What follows belongs to an exercise in optimizing a design on an open flow for small area; a production flow would make more cautious choices.
At most, simulation tests tie the RTL to the original design; equivalence was not proved.
The series may have gaps, and a smaller design here may also do less where the tests do not look.
For run 2, only the layout was checked, not whether the RTL still works.
Power figures rest on the tool's default switching activity, not on a simulated workload.

## flow/config.mk

```make
export PLATFORM = sky130hd
export DESIGN_NAME = topk_top
export DESIGN_NICKNAME = topk_top
export VERILOG_FILES = /design/flow/design.v
export SDC_FILE = /design/flow/constraint.sdc
export NUM_CORES = 4
export LEC_CHECK = 0
export ABC_AREA = 1
export CAP_MARGIN = 20
export CORE_MARGIN = 2
export CORE_UTILIZATION = 45
export CTS_BUF_LIST = sky130_fd_sc_hd__clkbuf_16
export CTS_CLUSTER_DIAMETER = 80
export CTS_CLUSTER_SIZE = 20
export PLACE_DENSITY = 0.6
export SLEW_MARGIN = 20
```

## flow/constraint.sdc

```tcl
create_clock -name core_clock -period 6.5 [get_ports {clk}]
set_input_delay 1.3000 -clock core_clock [delete_from_list [all_inputs] [get_ports {clk}]]
set_output_delay 1.3000 -clock core_clock [all_outputs]
set_load 0.01 [all_outputs]
```

## flow/design.v

```verilog
`timescale 100ps / 100ps
module sort_pe #(
    parameter DATA_WIDTH = 8,
    parameter INDEX_WIDTH = 9,
    parameter FIRST = 0           
    )(
    input clk,
    input i_shift,
    input i_load,
    input i_hold,
    input [DATA_WIDTH-1:0] i_prev_data,
    input [INDEX_WIDTH-1:0] i_prev_index,
    input [DATA_WIDTH-1:0] i_new_data,
    input [INDEX_WIDTH-1:0] i_new_index,
    output reg [DATA_WIDTH-1:0] o_data,
    output reg [INDEX_WIDTH-1:0] o_index
    );
    generate
        if (FIRST) begin : g_first
            always @(posedge clk) begin
                if (i_load) begin
                    o_data <= i_new_data;
                    o_index <= i_new_index;
                end
            end
        end
        else begin : g_rest
            always @(posedge clk) begin
                o_data <= ({DATA_WIDTH{i_shift}} & i_prev_data) |
                          ({DATA_WIDTH{i_load}} & i_new_data) |
                          ({DATA_WIDTH{i_hold}} & o_data);
                o_index <= ({INDEX_WIDTH{i_shift}} & i_prev_index) |
                           ({INDEX_WIDTH{i_load}} & i_new_index) |
                           ({INDEX_WIDTH{i_hold}} & o_index);
            end
        end
    endgenerate
endmodule
`timescale 100ps / 100ps
module insert_sort #(
    parameter K_NUMBER = 64,
    parameter BLOCK_NUMBER = 16,
    parameter LOG2_BLOCK_NUMBER = 4,
    parameter LOG2_WIDTH = 5,
    parameter DATA_WIDTH = 8,
    parameter INDEX_WIDTH = 9,
    parameter NGROUP = 3,
    parameter FIRST_GROUP = 16    
    )(
    input clk,
    input rst_n,
    input i_valid,
    input [DATA_WIDTH-1:0] i_data,
    input [INDEX_WIDTH-1:0] i_index,
    input i_clear,
    input i_last_block,
    output o_valid,
    output [DATA_WIDTH*K_NUMBER-1:0] o_sorted_data,
    output [INDEX_WIDTH*K_NUMBER-1:0] o_sorted_index,
    output reg [BLOCK_NUMBER*(LOG2_WIDTH+1)-1:0] o_row_block_count,
    output reg o_count_valid
    );
    localparam signed [DATA_WIDTH-1:0] BOUNDARY = -7;
    function integer group_start;
        input integer g;
        begin
            if (g == 0)
                group_start = 0;
            else
                group_start = FIRST_GROUP + (g - 1) * (K_NUMBER - FIRST_GROUP) / (NGROUP - 1);
        end
    endfunction
    function integer count_width;
        input integer n;
        integer v;
        begin
            count_width = 0;
            for (v = n; v > 0; v = v >> 1)
                count_width = count_width + 1;
        end
    endfunction
    localparam IDLE_W = count_width(K_NUMBER);
    wire [NGROUP-1:0] w_yv;
    wire [DATA_WIDTH-1:0] w_yd [0:NGROUP-1];
    wire [INDEX_WIDTH-1:0] w_yi [0:NGROUP-1];
    wire [NGROUP-1:0] w_ov;
    wire [DATA_WIDTH-1:0] w_od [0:NGROUP-1];
    wire [INDEX_WIDTH-1:0] w_oi [0:NGROUP-1];
    reg [NGROUP-1:1] r_cv;
    reg [DATA_WIDTH-1:0] r_cd [1:NGROUP-1];
    reg [INDEX_WIDTH-1:0] r_ci [1:NGROUP-1];
    wire [DATA_WIDTH-1:0] w_data [0:K_NUMBER-1];
    wire [INDEX_WIDTH-1:0] w_index [0:K_NUMBER-1];
    wire [INDEX_WIDTH-1:0] w_chain [0:K_NUMBER-1];   
    wire [K_NUMBER-1:0] r_used;
    reg [K_NUMBER-1:0] r_head;
    wire [K_NUMBER-1:0] w_head;    
    wire [K_NUMBER-1:0] w_gt;      
    wire [K_NUMBER-1:0] w_ge;      
    wire [K_NUMBER-1:0] w_ins;
    wire [K_NUMBER-1:0] w_shift;
    wire [K_NUMBER-1:0] w_load;
    assign w_yv[0] = i_valid;
    assign w_yd[0] = i_data;
    assign w_yi[0] = i_index;
    function [1:0] cmp8;
        input [7:0] a;
        input [7:0] b;
        reg [7:0] gt, lt;
        reg [3:0] gt2, lt2;
        reg [1:0] gt4, lt4;
        reg gt8, lt8;
        integer k;
        begin
            for (k = 0; k < 8; k = k + 1) begin
                gt[k] = (k == 7) ? (!a[k] & b[k]) : (a[k] & !b[k]);
                lt[k] = (k == 7) ? (a[k] & !b[k]) : (!a[k] & b[k]);
            end
            for (k = 0; k < 4; k = k + 1) begin
                gt2[k] = gt[2*k+1] | (!lt[2*k+1] & gt[2*k]);
                lt2[k] = lt[2*k+1] | (!gt[2*k+1] & lt[2*k]);
            end
            for (k = 0; k < 2; k = k + 1) begin
                gt4[k] = gt2[2*k+1] | (!lt2[2*k+1] & gt2[2*k]);
                lt4[k] = lt2[2*k+1] | (!gt2[2*k+1] & lt2[2*k]);
            end
            gt8 = gt4[1] | (!lt4[1] & gt4[0]);
            lt8 = lt4[1] | (!gt4[1] & lt4[0]);
            cmp8 = {gt8, !gt8 & !lt8};
        end
    endfunction
    genvar g, i;
    generate
        for (g = 0; g < NGROUP; g = g + 1) begin : g_group
            localparam GS = group_start(g);
            localparam GE = group_start(g + 1) - 1;
            wire enters = $signed(w_yd[g]) > $signed(BOUNDARY);
            wire [DATA_WIDTH-1:0] bus_d = w_yv[g] ? w_yd[g] : BOUNDARY;
            wire [INDEX_WIDTH-1:0] bus_i = w_yv[g] ? w_yi[g] : {INDEX_WIDTH{1'b1}};
            localparam GFILL_W = count_width(GE - GS + 1);
            reg [GFILL_W-1:0] r_fill;
            always @(posedge clk or negedge rst_n) begin
                if (rst_n == 1'b0) begin
                    r_fill <= 'b0;
                end
                else if (i_clear) begin
                    r_fill <= 'b0;
                end
                else if (w_yv[g] && enters && r_fill != GE - GS + 1) begin
                    r_fill <= r_fill + 1'b1;
                end
            end
            for (i = GS; i <= GE; i = i + 1) begin : g_entry
                wire [1:0] c = cmp8(w_yd[g], w_data[i]);
                assign w_gt[i] = w_yv[g] & (r_used[i] ? c[1] : enters);
                assign w_ge[i] = c[1] | c[0];
                if (i == GS) begin : g_first
                    assign w_head[i] = 1'b1;
                    assign w_chain[i] = w_index[i];
                    assign w_ins[i] = w_gt[i];
                    assign w_shift[i] = 1'b0;
                    sort_pe #(
                        .DATA_WIDTH(DATA_WIDTH),
                        .INDEX_WIDTH(INDEX_WIDTH),
                        .FIRST(1)
                    ) U_sort_pe (
                        .clk(clk),
                        .i_shift(1'b0),
                        .i_load(w_load[i]),
                        .i_hold(!w_load[i]),
                        .i_prev_data(bus_d),
                        .i_prev_index(bus_i),
                        .i_new_data(bus_d),
                        .i_new_index(bus_i),
                        .o_data(w_data[i]),
                        .o_index(w_index[i])
                    );
                end
                else begin : g_rest
                    assign w_head[i] = r_head[i] | !r_used[i];
                    assign w_chain[i] = r_head[i] ? w_index[i] : w_chain[i-1];
                    assign w_ins[i] = w_gt[i] & !w_gt[i-1];
                    assign w_shift[i] = w_gt[i-1] & w_head[i];
                    always @(posedge clk) begin
                        if (w_gt[i-1]) r_head[i] <= w_head[i-1];
                        else if (w_ins[i]) r_head[i] <= !w_ge[i-1];
                    end
                    sort_pe #(
                        .DATA_WIDTH(DATA_WIDTH),
                        .INDEX_WIDTH(INDEX_WIDTH)
                    ) U_sort_pe (
                        .clk(clk),
                        .i_shift(w_shift[i]),
                        .i_load(w_load[i]),
                        .i_hold(!w_shift[i] & !w_load[i]),
                        .i_prev_data(w_data[i-1]),
                        .i_prev_index(w_chain[i-1]),
                        .i_new_data(bus_d),
                        .i_new_index(bus_i),
                        .o_data(w_data[i]),
                        .o_index(w_index[i])
                    );
                end
                assign r_used[i] = r_fill > (i - GS);
                assign w_load[i] = w_ins[i] | (!w_yv[g] & !r_used[i]);
                assign o_sorted_data[i*DATA_WIDTH +: DATA_WIDTH] = w_data[i];
                assign o_sorted_index[i*INDEX_WIDTH +: INDEX_WIDTH] = w_index[i];
            end
            assign w_ov[g] = w_yv[g] & (w_gt[GE] ? r_used[GE] : 1'b1);
            assign w_od[g] = w_gt[GE] ? w_data[GE] : w_yd[g];
            assign w_oi[g] = w_gt[GE] ? w_chain[GE] : w_yi[g];
            if (g > 0) begin : g_carry
                always @(posedge clk or negedge rst_n) begin
                    if (rst_n == 1'b0) begin
                        r_cv[g] <= 1'b0;
                    end
                    else begin
                        r_cv[g] <= w_ov[g-1];
                    end
                end
                always @(posedge clk) begin
                    r_cd[g] <= w_od[g-1];
                    r_ci[g] <= w_oi[g-1];
                end
                assign w_yv[g] = r_cv[g];
                assign w_yd[g] = r_cd[g];
                assign w_yi[g] = r_ci[g];
            end
        end
    endgenerate
    reg [IDLE_W-1:0] r_idle;
    always @(posedge clk or negedge rst_n) begin
        if (rst_n == 1'b0) begin
            r_idle <= 'b0;
        end
        else if (i_valid) begin
            r_idle <= 1;
        end
        else if (r_idle != 0) begin
            r_idle <= r_idle + 1'b1;
        end
    end
    assign o_valid = i_last_block && r_idle == K_NUMBER;
    always @(posedge clk or negedge rst_n) begin
        if (rst_n == 1'b0) begin
            o_count_valid <= 'b0;
        end
        else begin
            o_count_valid <= o_valid;
        end
    end
    reg r_drop;
    reg [LOG2_BLOCK_NUMBER-1:0] r_drop_block;
    always @(posedge clk or negedge rst_n) begin
        if (rst_n == 1'b0) begin
            r_drop <= 1'b0;
        end
        else begin
            r_drop <= w_ov[NGROUP-1];
        end
    end
    always @(posedge clk) begin
        r_drop_block <= w_oi[NGROUP-1][INDEX_WIDTH-1 -: LOG2_BLOCK_NUMBER];
    end
    reg r_count_init;
    always @(posedge clk or negedge rst_n) begin
        if (rst_n == 1'b0) begin
            r_count_init <= 1'b1;
        end
        else begin
            r_count_init <= 1'b0;
        end
    end
    generate
        for (i = 0; i < BLOCK_NUMBER; i = i + 1) begin : g_count
            always @(posedge clk) begin
                if (r_count_init) begin
                    o_row_block_count[i*(LOG2_WIDTH+1) +: (LOG2_WIDTH+1)] <= 6'b100000;
                end
                else if (r_drop && r_drop_block == i) begin
                    o_row_block_count[i*(LOG2_WIDTH+1) +: (LOG2_WIDTH+1)] <= o_row_block_count[i*(LOG2_WIDTH+1) +: (LOG2_WIDTH+1)] - 1'b1;
                end
                else if (i_clear) begin
                    o_row_block_count[i*(LOG2_WIDTH+1) +: (LOG2_WIDTH+1)] <= 6'b100000;
                end
            end
        end
    endgenerate
endmodule
`timescale 100ps / 100ps
module topk_top (
    input clk,
    input rst_n,
    input i_valid,
    input [7:0] i_data,
    input [8:0] i_index,
    input i_clear,
    input i_last_block,
    output o_valid,
    output [511:0] o_sorted_data,
    output [575:0] o_sorted_index,
    output [95:0] o_row_block_count,
    output o_count_valid
);
    insert_sort #(
        .K_NUMBER(64),
        .BLOCK_NUMBER(16),
        .LOG2_BLOCK_NUMBER(4),
        .LOG2_WIDTH(5),
        .DATA_WIDTH(8),
        .INDEX_WIDTH(9)
    ) u_insert_sort (
        .clk(clk),
        .rst_n(rst_n),
        .i_valid(i_valid),
        .i_data(i_data),
        .i_index(i_index),
        .i_clear(i_clear),
        .i_last_block(i_last_block),
        .o_valid(o_valid),
        .o_sorted_data(o_sorted_data),
        .o_sorted_index(o_sorted_index),
        .o_row_block_count(o_row_block_count),
        .o_count_valid(o_count_valid)
    );
endmodule
```

## flow/run.sh

```bash
#!/bin/bash
# synth_recipe.tcl (not shown) runs the flow's synth.tcl, then flattens the netlist and writes it again
# the make line also repeats each setting of config.mk as NAME=value (left out here)
make -C /OpenROAD-flow-scripts/flow DESIGN_CONFIG=/design/flow/config.mk WORK_HOME=/design/flow/orfs CLKGATE_MAP_FILE= SYNTH_SCRIPT=/design/flow/synth_recipe.tcl finish
```

==> flow_metrics.env, run 1 <==
export IMPL_layout_drive_gt1_share_pct=10.08
export IMPL_clk_latency_ns=0.75
export IMPL_grt_pass1_vias=71857
export IMPL_cp_end_kind="flop"
export IMPL_max_freq_mhz=194.7
export IMPL_yosys_top_cells_area="dfxtp_1, nand2_1, inv_1, nand3_1, edfxtp_1"
export IMPL_fp_coreArea_um2=156600
export IMPL_portBuffers=1207
export IMPL_final_net_count=10736
export IMPL_max_slew_worst_pin_slew_ns=1.216
export IMPL_dieArea_um2=161300
export IMPL_vias_per_cell=6.152
export IMPL_multi_input_area_um2=37050
export IMPL_cts_sinks=1310
export IMPL_worst_clock_skew_ns=0.02683
export IMPL_r2r_slack_ns=1.46
export IMPL_outcome="timing/DRC/antenna clean"
export IMPL_crit_type="in -> reg"
export IMPL_synth_cell_type_count=67
export IMPL_cts_tree="yes"
export IMPL_p_leak_nw=39.66
export IMPL_rsz0062_at_grt="false"
export IMPL_ir_drop_mv=0.2357
export IMPL_holdCritPathClass="in -> async"
export IMPL_hold_violations=0
export IMPL_synth_seq_area_share_pct=38.59
export IMPL_cts_buffers_inserted=93
export IMPL_grt_max_degree=58
export IMPL_gr_total_overflow=0
export IMPL_rows=145
export IMPL_ios=1208
export IMPL_period_minus_slack_ns=5.137
export IMPL_cts_resized=0
export IMPL_drt_iter0_markers=9793
export IMPL_r2r_start="u_insert_sort.r_cd[2][4]$_DFF_P_"
export IMPL_synth_ff_type="dfxtp_1"
export IMPL_slew_viol_final=0
export IMPL_grt_antenna_before_repair=11
export IMPL_clk_pin_slew_worst_paths_ns=0.09
export IMPL_postCtsHoldBufs=0
export IMPL_setup_viol=0
export IMPL_synth_seq_cells=1310
export IMPL_relSlewSlack_pct=18.72
export IMPL_synth_avg_cell_area_um2=7.291
export IMPL_place_hpwl_mm=271.5
export IMPL_cts_htree_levels=3
[run 1: cell families (layout without fill, tap and decap cells)]
group                      count (synthesis)  in the layout  synth area share, %
AOI/OAI and AO/OA                       2519           2519                23.45
xor gates and xnor gates                   4              4              0.04924
adders and majority gates                 33             33               0.5803
buffers and inverters                   1614           2613                9.401
DFF                                     1310           1310                38.59
other                                      1              8             0.005271
and+or+nand+nor                         4277           4277                27.93
[run 1: per-stage QoR]
step	total power (W)	area, um^2	cells	hold WS, ns
6_report	0.02678	87390	12822	0.4589
5_1_grt	0.02774	87370	12815	0.4440
4_1_cts	0.02649	87280	12811	0.4719
3_5_place_dp	0.02021	84210	12640	0.4598
3_3_place_gp	0.02010	84180	12639	0.4485
2_1_floorplan	0.01551	71150	9758	0.4183
[run 1: synth_stat cells (31+ instances only)]
cell      count
o21ai_1     393
o21ai_0     409
a221o_1     125
a31oi_1     174
buf_2       136
nand3_1     679
inv_1       965
o211ai_1    196
nand2_1    2089
or2_2       173
o31ai_1      66
nor3_1      180
o21ai_2      69
inv_2       131
a211oi_1     32
o21a_1       63
dfxtp_1    1174
nand2_2      32
o22ai_1     109
a22oi_1     396
a21oi_1     270
o221ai_1    146
edfxtp_1    109
buf_4        31
nor2_1      700
ha_1         33
clkbuf_1    267
nand3_2     307
nand4_1      48
[run 1: power breakdown]
part           switching [W]  internal, W  total (W)
Clock                0.00347      0.00290    0.00638
Sequential           0.00164      0.00930     0.0109
Combinational        0.00590      0.00356    0.00946
Total                 0.0110       0.0158     0.0268
[run 1: layout make-up]
class	count	area share (%)
repair buffers	1318	14.83
diodes	7	0.02004
clock inverters	71	0.6471
flip-flops and latches	1310	31.43
multi-input cells	6834	42.40
clock buffers	100	2.863
well taps	2058	2.947
inverters	1124	4.868
[run 1: how the worst max path moves through the flow]
stage               startpoint  endpoint  cells past startpoint
floorplan              i_valid      flop                      4
global placement     i_data[3]      flop                     14
detailed placement   i_data[3]      flop                     15
CTS                  i_data[3]      flop                     14
global route         i_data[3]      flop                     14
finish               i_data[3]      flop                     14
[run 1: metal layers]
layer / GRT usage (%) / wire, um
met1: 51.76 / 134200
met2: 62.42 / 150000
met3: 13.63 / 44990
met4: 28.96 / 28520
met5: 0 / 64
[run 1: worst max-delay path: stages]
cell,delay (ns)
clkdlybuf4s50_1,0.46
buf_4,0.31
inv_2,0.28
nor4_1,0.22
o21ai_1,0.10
nand2_1,0.52
inv_2,0.35
a21oi_1,0.28
nand2_1,0.19
nand3_1,0.17
o21ai_1,0.37
nor2_1,0.77
inv_1,0.26
o21ai_1,0.19
[run 1: registers in the layout (all words and copies together), names as in the netlist, 2 cells and up]
name                                                     flops
u_insert_sort.g_group.g_entry.g_first.U_sort_pe.o_data      24
u_insert_sort.g_group.g_entry.g_first.U_sort_pe.o_index     27
u_insert_sort.g_group.g_entry.g_rest.U_sort_pe.o_data      488
u_insert_sort.g_group.g_entry.g_rest.U_sort_pe.o_index     549
u_insert_sort.g_group.r_fill                                15
u_insert_sort.o_row_block_count                             96
u_insert_sort.r_cd                                          16
u_insert_sort.r_ci                                          18
u_insert_sort.r_cv                                           2
u_insert_sort.r_drop_block                                   4
u_insert_sort.r_head                                        61
u_insert_sort.r_idle                                         7
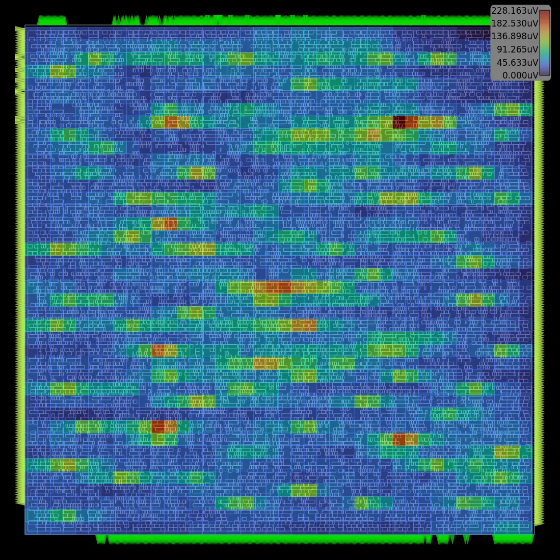
Run 1: IR drop map
Final Power: 0.02678 W
total power divided by cell area: 306.5 nW/um^2

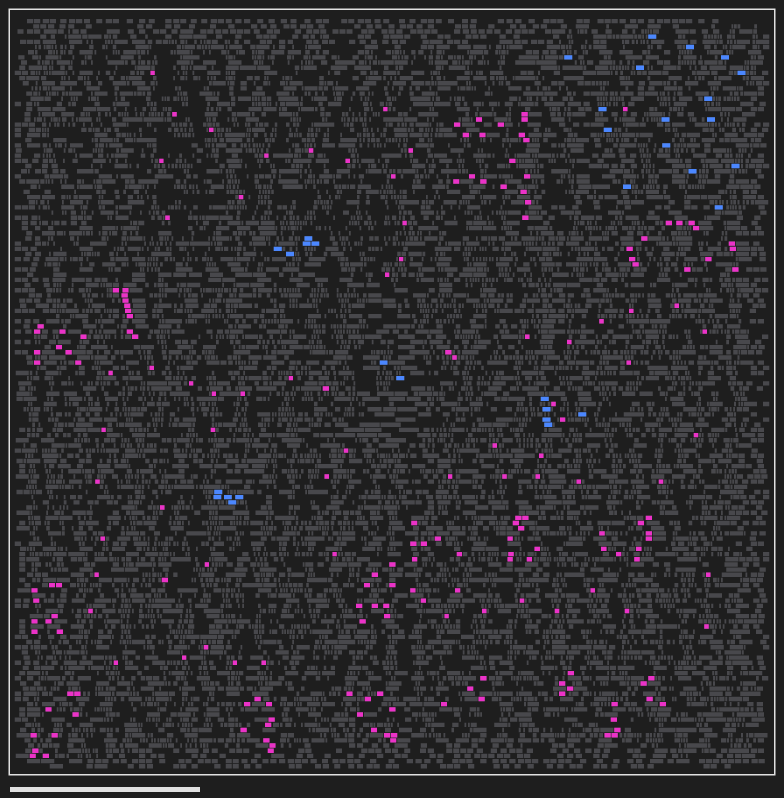
Run 1: logic cells by family
Bar = 100 um.
| colour | family | cells | most used |
|---|---|---|---|
| magenta | non-inverting ao/oa cells | 205 | a221o_1 |
| blue | fa/ha/maj cells | 33 | ha_1 |
post-route insts no fill: 12822
commonest non-fill, non-tap cell in the layout: nand2_1
multi-input gate share of the layout cell area: 42.40%

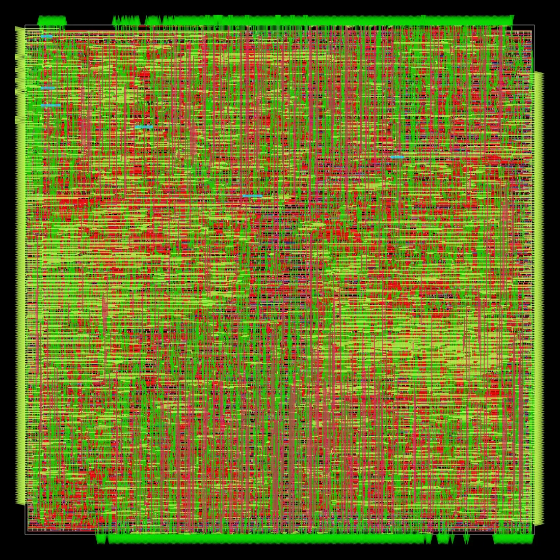
Run 1: the routed nets
wirelength, routed: 357.7 mm
met3 wire length: 44.99 mm
met1 WL: 134.2 mm
met2 WL post-DR: 150.0 mm
via count: 78879

Run 1, cell area per tile:
20 x 20 tiles, from dark purple (low) to yellow (high), 0 to 100% covered.
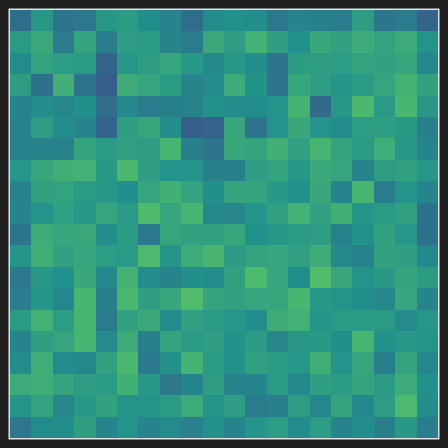

==> run 2: a larger rewrite; changed files in full <==
==> flow/design.v <==
`timescale 100ps / 100ps
module sort_pe #(
    parameter DATA_WIDTH = 4,
    parameter INDEX_WIDTH = 9
    )(
    input clk,
    input rst_n,
    input i_valid,
    input [DATA_WIDTH-1:0] i_data,
    input [(INDEX_WIDTH+1)-1:0] i_index,
    input i_clear,
    output reg o_valid,
    output reg [DATA_WIDTH-1:0] o_shift_data,
    output reg [(INDEX_WIDTH+1)-1:0] o_shift_index,
    output [DATA_WIDTH-1:0] o_data,
    output [INDEX_WIDTH-1:0] o_index
    );
    localparam signed [DATA_WIDTH-1:0] BOUNDARY = -7;  
    reg [DATA_WIDTH-1:0] r_data;  
    reg [(INDEX_WIDTH+1)-1:0] r_index;
    always @(posedge clk or negedge rst_n) begin
        if(rst_n == 1'b0) begin
            o_valid <= 'b0;
        end
        else begin
            o_valid <= i_valid;
        end
    end
    always @(posedge clk or negedge rst_n) begin
        if(rst_n == 1'b0) begin
            r_data <= BOUNDARY;  
            r_index <= {(INDEX_WIDTH+1){1'b1}};
            o_shift_data <= 'b0;
            o_shift_index <= 'b0;
        end
        else if(i_clear) begin
            r_data <= BOUNDARY;  
            r_index <= {(INDEX_WIDTH+1){1'b1}};
            o_shift_data <= 'b0;
            o_shift_index <= 'b0;
        end
        else if(i_valid & ($signed(i_data) > $signed(r_data))) begin
            r_data <= i_data;
            r_index <= i_index;
            o_shift_data <= r_data;
            o_shift_index <= r_index;
        end
        else if(i_valid) begin
            r_data <= r_data;
            r_index <= r_index;
            o_shift_data <= i_data;
            o_shift_index <= i_index;
        end
    end
    assign o_data = r_data;
    assign o_index = r_index[INDEX_WIDTH-1:0];
endmodule
`timescale 100ps / 100ps
module insert_sort #(
    parameter K_NUMBER = 32,
    parameter BLOCK_NUMBER = 16,
    parameter LOG2_BLOCK_NUMBER = 4,
    parameter LOG2_WIDTH = 5,
    parameter DATA_WIDTH = 4,
    parameter INDEX_WIDTH = 9
    )(
    input clk,
    input rst_n,
    input i_valid,
    input [DATA_WIDTH-1:0] i_data,
    input [INDEX_WIDTH-1:0] i_index,
    input i_clear,
    input i_last_block,
    output o_valid,
    output [DATA_WIDTH*K_NUMBER-1:0] o_sorted_data,
    output [INDEX_WIDTH*K_NUMBER-1:0] o_sorted_index,
    output reg [BLOCK_NUMBER*(LOG2_WIDTH+1)-1:0] o_row_block_count,
    output reg o_count_valid
    );
    wire [DATA_WIDTH-1:0] w_data [0:K_NUMBER-1];
    wire [(INDEX_WIDTH+1)-1:0] w_index [0:K_NUMBER-1];
    wire [K_NUMBER-1:0] w_valid;
    genvar i;
    generate 
        for(i = 0; i < K_NUMBER; i = i + 1) begin
            if(i == 0) begin
                sort_pe #(
                    .DATA_WIDTH(DATA_WIDTH),
                    .INDEX_WIDTH(INDEX_WIDTH)
                    ) U_sort_pe(
                    .clk(clk),
                    .rst_n(rst_n),
                    .i_valid(i_valid),
                    .i_data(i_data),
                    .i_index({1'b0,i_index}),
                    .i_clear(i_clear),
                    .o_valid(w_valid[i]),
                    .o_shift_data(w_data[i]),
                    .o_shift_index(w_index[i]),
                    .o_data(o_sorted_data[i*DATA_WIDTH +: DATA_WIDTH]),
                    .o_index(o_sorted_index[i*INDEX_WIDTH +: INDEX_WIDTH])  
                );
            end
            else begin
                sort_pe #(
                    .DATA_WIDTH(DATA_WIDTH),
                    .INDEX_WIDTH(INDEX_WIDTH)
                    ) U_sort_pe(
                    .clk(clk),
                    .rst_n(rst_n),
                    .i_valid(w_valid[i-1]),
                    .i_data(w_data[i-1]),
                    .i_index(w_index[i-1]),
                    .i_clear(i_clear),
                    .o_valid(w_valid[i]),
                    .o_shift_data(w_data[i]),
                    .o_shift_index(w_index[i]),
                    .o_data(o_sorted_data[i*DATA_WIDTH +: DATA_WIDTH]),
                    .o_index(o_sorted_index[i*INDEX_WIDTH +: INDEX_WIDTH])  
                );
            end
        end
    endgenerate
    assign o_valid = i_last_block && w_valid[K_NUMBER-2:0] == 'b0 && w_valid[K_NUMBER-1] == 1'b1;
    always @(posedge clk or negedge rst_n) begin
        if(rst_n == 1'b0) begin
            o_count_valid <= 'b0;
        end
        else begin
            o_count_valid <= o_valid;
        end
    end
    generate
        for(i = 0; i < BLOCK_NUMBER; i = i+1) begin
            always @(posedge clk or negedge rst_n) begin
                if(rst_n == 1'b0) begin
                    o_row_block_count[i*(LOG2_WIDTH+1) +: (LOG2_WIDTH+1)] <= 6'b100000; 
                end
                else if((w_index[K_NUMBER-1][(INDEX_WIDTH+1)-1:(INDEX_WIDTH+1)-1-LOG2_BLOCK_NUMBER] == i) && w_valid[K_NUMBER-1]) begin
                    o_row_block_count[i*(LOG2_WIDTH+1) +: (LOG2_WIDTH+1)] <= o_row_block_count[i*(LOG2_WIDTH+1) +: (LOG2_WIDTH+1)] - 1'b1;
                end
                else if(i_clear) begin  
                    o_row_block_count[i*(LOG2_WIDTH+1) +: (LOG2_WIDTH+1)] <= 6'b100000; 
                end
            end
        end
    endgenerate
endmodule
`timescale 100ps / 100ps
module topk_top (
    input clk,
    input rst_n,
    input i_valid,
    input [7:0] i_data,
    input [8:0] i_index,
    input i_clear,
    input i_last_block,
    output o_valid,
    output [511:0] o_sorted_data,
    output [575:0] o_sorted_index,
    output [95:0] o_row_block_count,
    output o_count_valid
);
    insert_sort #(
        .K_NUMBER(64),
        .BLOCK_NUMBER(16),
        .LOG2_BLOCK_NUMBER(4),
        .LOG2_WIDTH(5),
        .DATA_WIDTH(8),
        .INDEX_WIDTH(9)
    ) u_insert_sort (
        .clk(clk),
        .rst_n(rst_n),
        .i_valid(i_valid),
        .i_data(i_data),
        .i_index(i_index),
        .i_clear(i_clear),
        .i_last_block(i_last_block),
        .o_valid(o_valid),
        .o_sorted_data(o_sorted_data),
        .o_sorted_index(o_sorted_index),
        .o_row_block_count(o_row_block_count),
        .o_count_valid(o_count_valid)
    );
endmodule
==> flow/config.mk <==
export PLATFORM = sky130hd
export DESIGN_NAME = topk_top
export DESIGN_NICKNAME = topk_top
export VERILOG_FILES = /design/flow/design.v
export SDC_FILE = /design/flow/constraint.sdc
export NUM_CORES = 4
export LEC_CHECK = 0
export CAP_MARGIN = 20
export CORE_MARGIN = 2
export CORE_UTILIZATION = 45
export PLACE_DENSITY = 0.6
export SLEW_MARGIN = 20
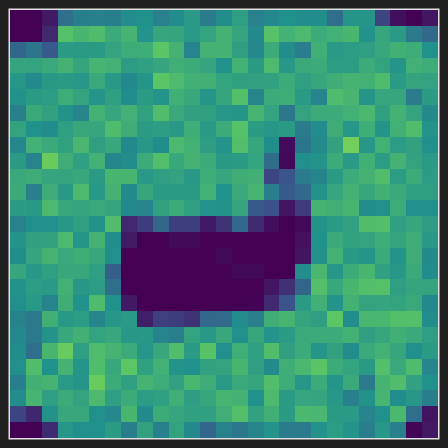
Run 2: cell area per tile
27 x 27 tiles, from dark purple (low) to yellow (high), 0 to 100% covered.
tiles over 75% full: 0.50%
nearly empty tiles: 7.3%
fullest tile: 78%
emptiest ninth of the die: centre

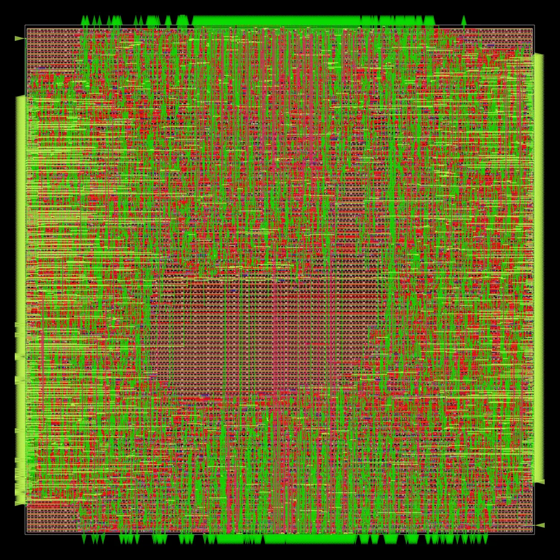
Run 2: the routed nets
top sig layer: met4
drt wl/cell: 23.49 um
met3 wire length: 27.93 mm
met1 WL: 163.5 mm
via count: 93623

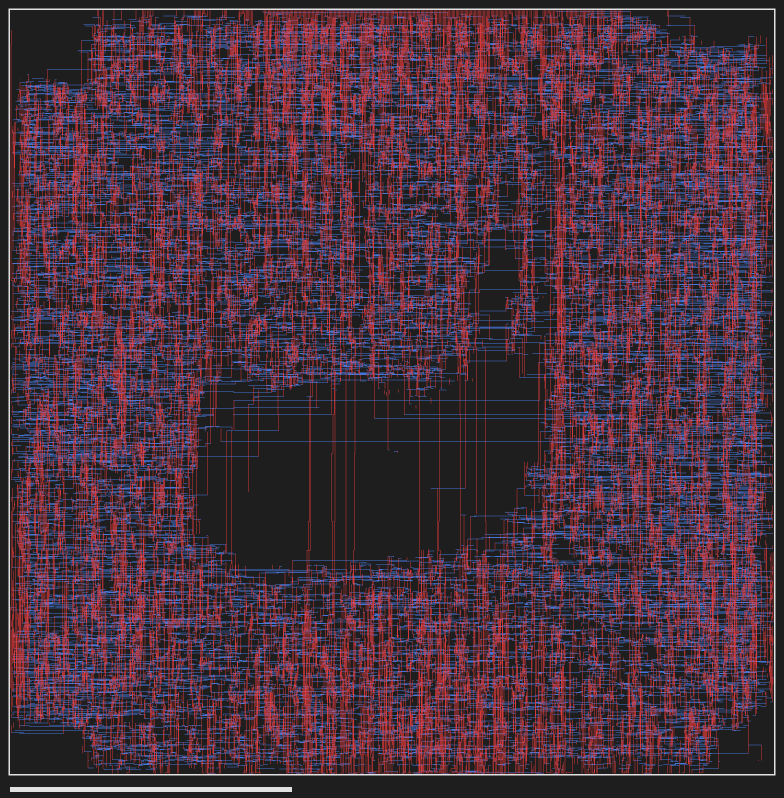
Run 2: signal wires by layer
Bar = 200 um. Only two layers are drawn.
| colour | layer | wire length |
|---|---|---|
| red | metal 2 | 183 mm |
| blue | metal 1 | 163 mm |

==> run 2 against run 1 <==
  * Still clean
  * Synthesized area grew 83%
  * Power increased by 65%
  * Worst setup slack worse by 0.59 ns
==> flow_metrics.env, run 2 <==
export IMPL_outcome="timing/DRC/antenna clean"
export IMPL_ios=1208
export IMPL_r2r_slack_ns=3.02
export IMPL_top_regs="u_insert_sort.genblk1.genblk1.U_sort_pe.r_index x640, u_insert_sort.genblk1.genblk1.U_sort_pe.o_shift_index x635, u_insert_sort.genblk1.genblk1.U_sort_pe.r_data x512"
export IMPL_grt_max_degree=183
export IMPL_p_seq_share_pct=42.4
export IMPL_synth_cell_type_count=54
export IMPL_largest_reg_flops=640
export IMPL_synth_xor_area_share_pct=0.1612
export IMPL_synth_top_family_by_area="simple AND/OR/NAND/NOR gates"
export IMPL_synth_seq_cells=2452
export IMPL_synth_seq_area_share_pct=48.05
export IMPL_period_minus_slack_ns=5.728
export IMPL_hold_worst_slack_ns=0.3409
export IMPL_synth_compound_area_share_pct=7.616
export IMPL_cp_end_kind="output port"
export IMPL_p_sw_share_pct=30.12
export IMPL_max_freq_mhz=174.6
export IMPL_relSlewSlack_pct=15.73
export IMPL_synthTopCellsByCount="mux2i_1, nor2_1, dfrtp_1"
export IMPL_p_clk_share_pct=37.3
export IMPL_vias_per_cell=5.567
export IMPL_cts_buffers_inserted=285
export IMPL_hold_violations=0
export IMPL_slew_viol_final=0
export IMPL_layout_commonest_cell="mux2i_1"
export IMPL_grt_antenna_before_repair=5
export IMPL_clk_pin_slew_worst_paths_ns=0.06
export IMPL_rsz0062_at_grt="false"
export IMPL_crit_type="reg -> out"
export IMPL_power_switching_w=0.01329
export IMPL_total_power_w=0.04412
export IMPL_setup_viol=0
export IMPL_p_int_w=0.03083
export IMPL_fp_coreArea_um2=288100
export IMPL_final_net_count=13348
export IMPL_place_hpwl_mm=281.5
export IMPL_yosys_mux_area_fraction_pct=13.71
export IMPL_p_comb_share_pct=20.3
export IMPL_rows=197
export IMPL_max_slew_worst_pin_slew_ns=1.264
export IMPL_synth_avg_cell_area_um2=10.41
export IMPL_cts_htree_levels=5
export IMPL_gr_total_overflow=0
export IMPL_worst_clock_skew_ns=0.03587
export IMPL_grt_pass1_vias=92869
export IMPL_p_leak_nw=72.78
export IMPL_final_cells=16818
export IMPL_holdCritPathClass="in -> async"
[run 2: cell count changes in the layout (fill, tap and decap cells not counted), sizes merged, moves of 495 or more]
cell	before	now
nand3	986	41
dfxtp	1174	0
nand2	2121	1178
ha	33	528
dfrtp	26	1412
o21ai	873	253
a211oi	32	705
dfstp	1	1040
mux2i	0	1777
nor2	728	1417
[run 2: logic make-up (layout without fill, tap and decap cells)]
| group | after synthesis | in the layout |
|---|---|---|
| buffers and inverters | 2118 | 2624 |
| AOI/OAI and AO/OA | 1424 | 1424 |
| and+or+nand+nor | 4207 | 4207 |
| adders and majority gates | 528 | 528 |
| other | 0 | 1 |
| muxes | 1777 | 1777 |
| DFF | 2452 | 2452 |
| xor gates and xnor gates | 24 | 24 |
[run 2: how the worst max path moves through the flow]
stage	from	endpoint	slack, ns	cells after the start
2_1_floorplan	i_last_block	o_valid	3.12	3
3_3_place_gp	i_last_block	o_valid	0.99	6
3_5_place_dp	i_last_block	o_valid	1.08	6
4_1_cts	flop	o_valid	0.48	8
5_1_grt	flop	o_valid	0.33	8
6_report	flop	o_valid	0.77	8
[run 2: layout make-up]
| cell class | count | area [um^2] | area share, % |
|---|---|---|---|
| Sequential cell | 2452 | 62680 | 41.67 |
| Multi-Input combinational cell | 7960 | 56820 | 37.78 |
| Timing Repair Buffer | 1405 | 14010 | 9.315 |
| Clock buffer | 431 | 8368 | 5.564 |
| Tap cell | 3781 | 4731 | 3.145 |
| Inverter | 694 | 2613 | 1.737 |
| Clock inverter | 94 | 1187 | 0.7895 |
| Antenna cell | 1 | 2.502 | 0.001664 |
[run 2: worst max-delay path: stages, from the launching register on]
cell and delay, ns:
dfrtp_1 0.35, buf_4 0.26, nor4_1 0.54, nand2_1 0.22, nor4_1 0.22, nand3_1 0.45
nor4_1 0.73, buf_4 0.22, clkdlybuf4s50_1 0.53
[run 2: power groups by stage]
stage,sequential [W],combinational [W],clock [W]
after CTS,0.0187,0.00904,0.0168
after detailed placement,0.0189,0.00899,0
after global placement,0.0189,0.00881,0
after floorplan,0.0184,0.00615,0
after global routing,0.0189,0.00982,0.0174
final,0.0187,0.00897,0.0165
[run 2: per-layer routing]
layer  up-vias  global-route usage [%]  routed length [um]
li1      43847                       -                   -
met1     47092                   32.67              163500
met3       598                   6.987               27930
met5         -                       0                   0
met4         0                   12.70               20970
met2      2086                   42.07              182600
[run 2: metrics by stage]
stage                     utilization [%]  setup WS (ns)  cell area [um^2]
after floorplan                         -          3.124            130400
after global routing                52.20         0.3279            150400
after CTS                           52.18         0.4784            150400
after global placement              48.86         0.9918            140800
final                               52.20         0.7722            150400
after detailed placement            48.86          1.076            140800

[afterwards: timing with drivers on the ports]
In the flow no input, the clock included, has a driving cell. The finished layouts below were timed again as built, in two steps.
Step 1, drivers: a clkbuf_16 drives clk and a buf_2 each remaining input, both assumed.
Step 2 moves the port delays by t, midway between the first and last clock arrival at a register: inputs arrive t later, outputs are due t later. That takes back most of the time a late clock gives input paths.
Slacks: ideal / step 1 / step 2; pairs: ideal / step 1.
run | t (ns) | slack for setup (ns) | clock arrival spread, ns | worst slew at a driven data input, ns
run 1 | 0.826 | 1.363 / 1.428 / 0.603 | 0.027 / 0.027 | 0.08
run 2 | 0.976 | 0.772 / 0.689 / 1.152 | 0.045 / 0.045 | 0.10
After both steps every run listed still meets setup and hold. The setup slack of run 1, which loses most, moves by +0.065 ns with the drivers and by -0.760 ns with both steps.
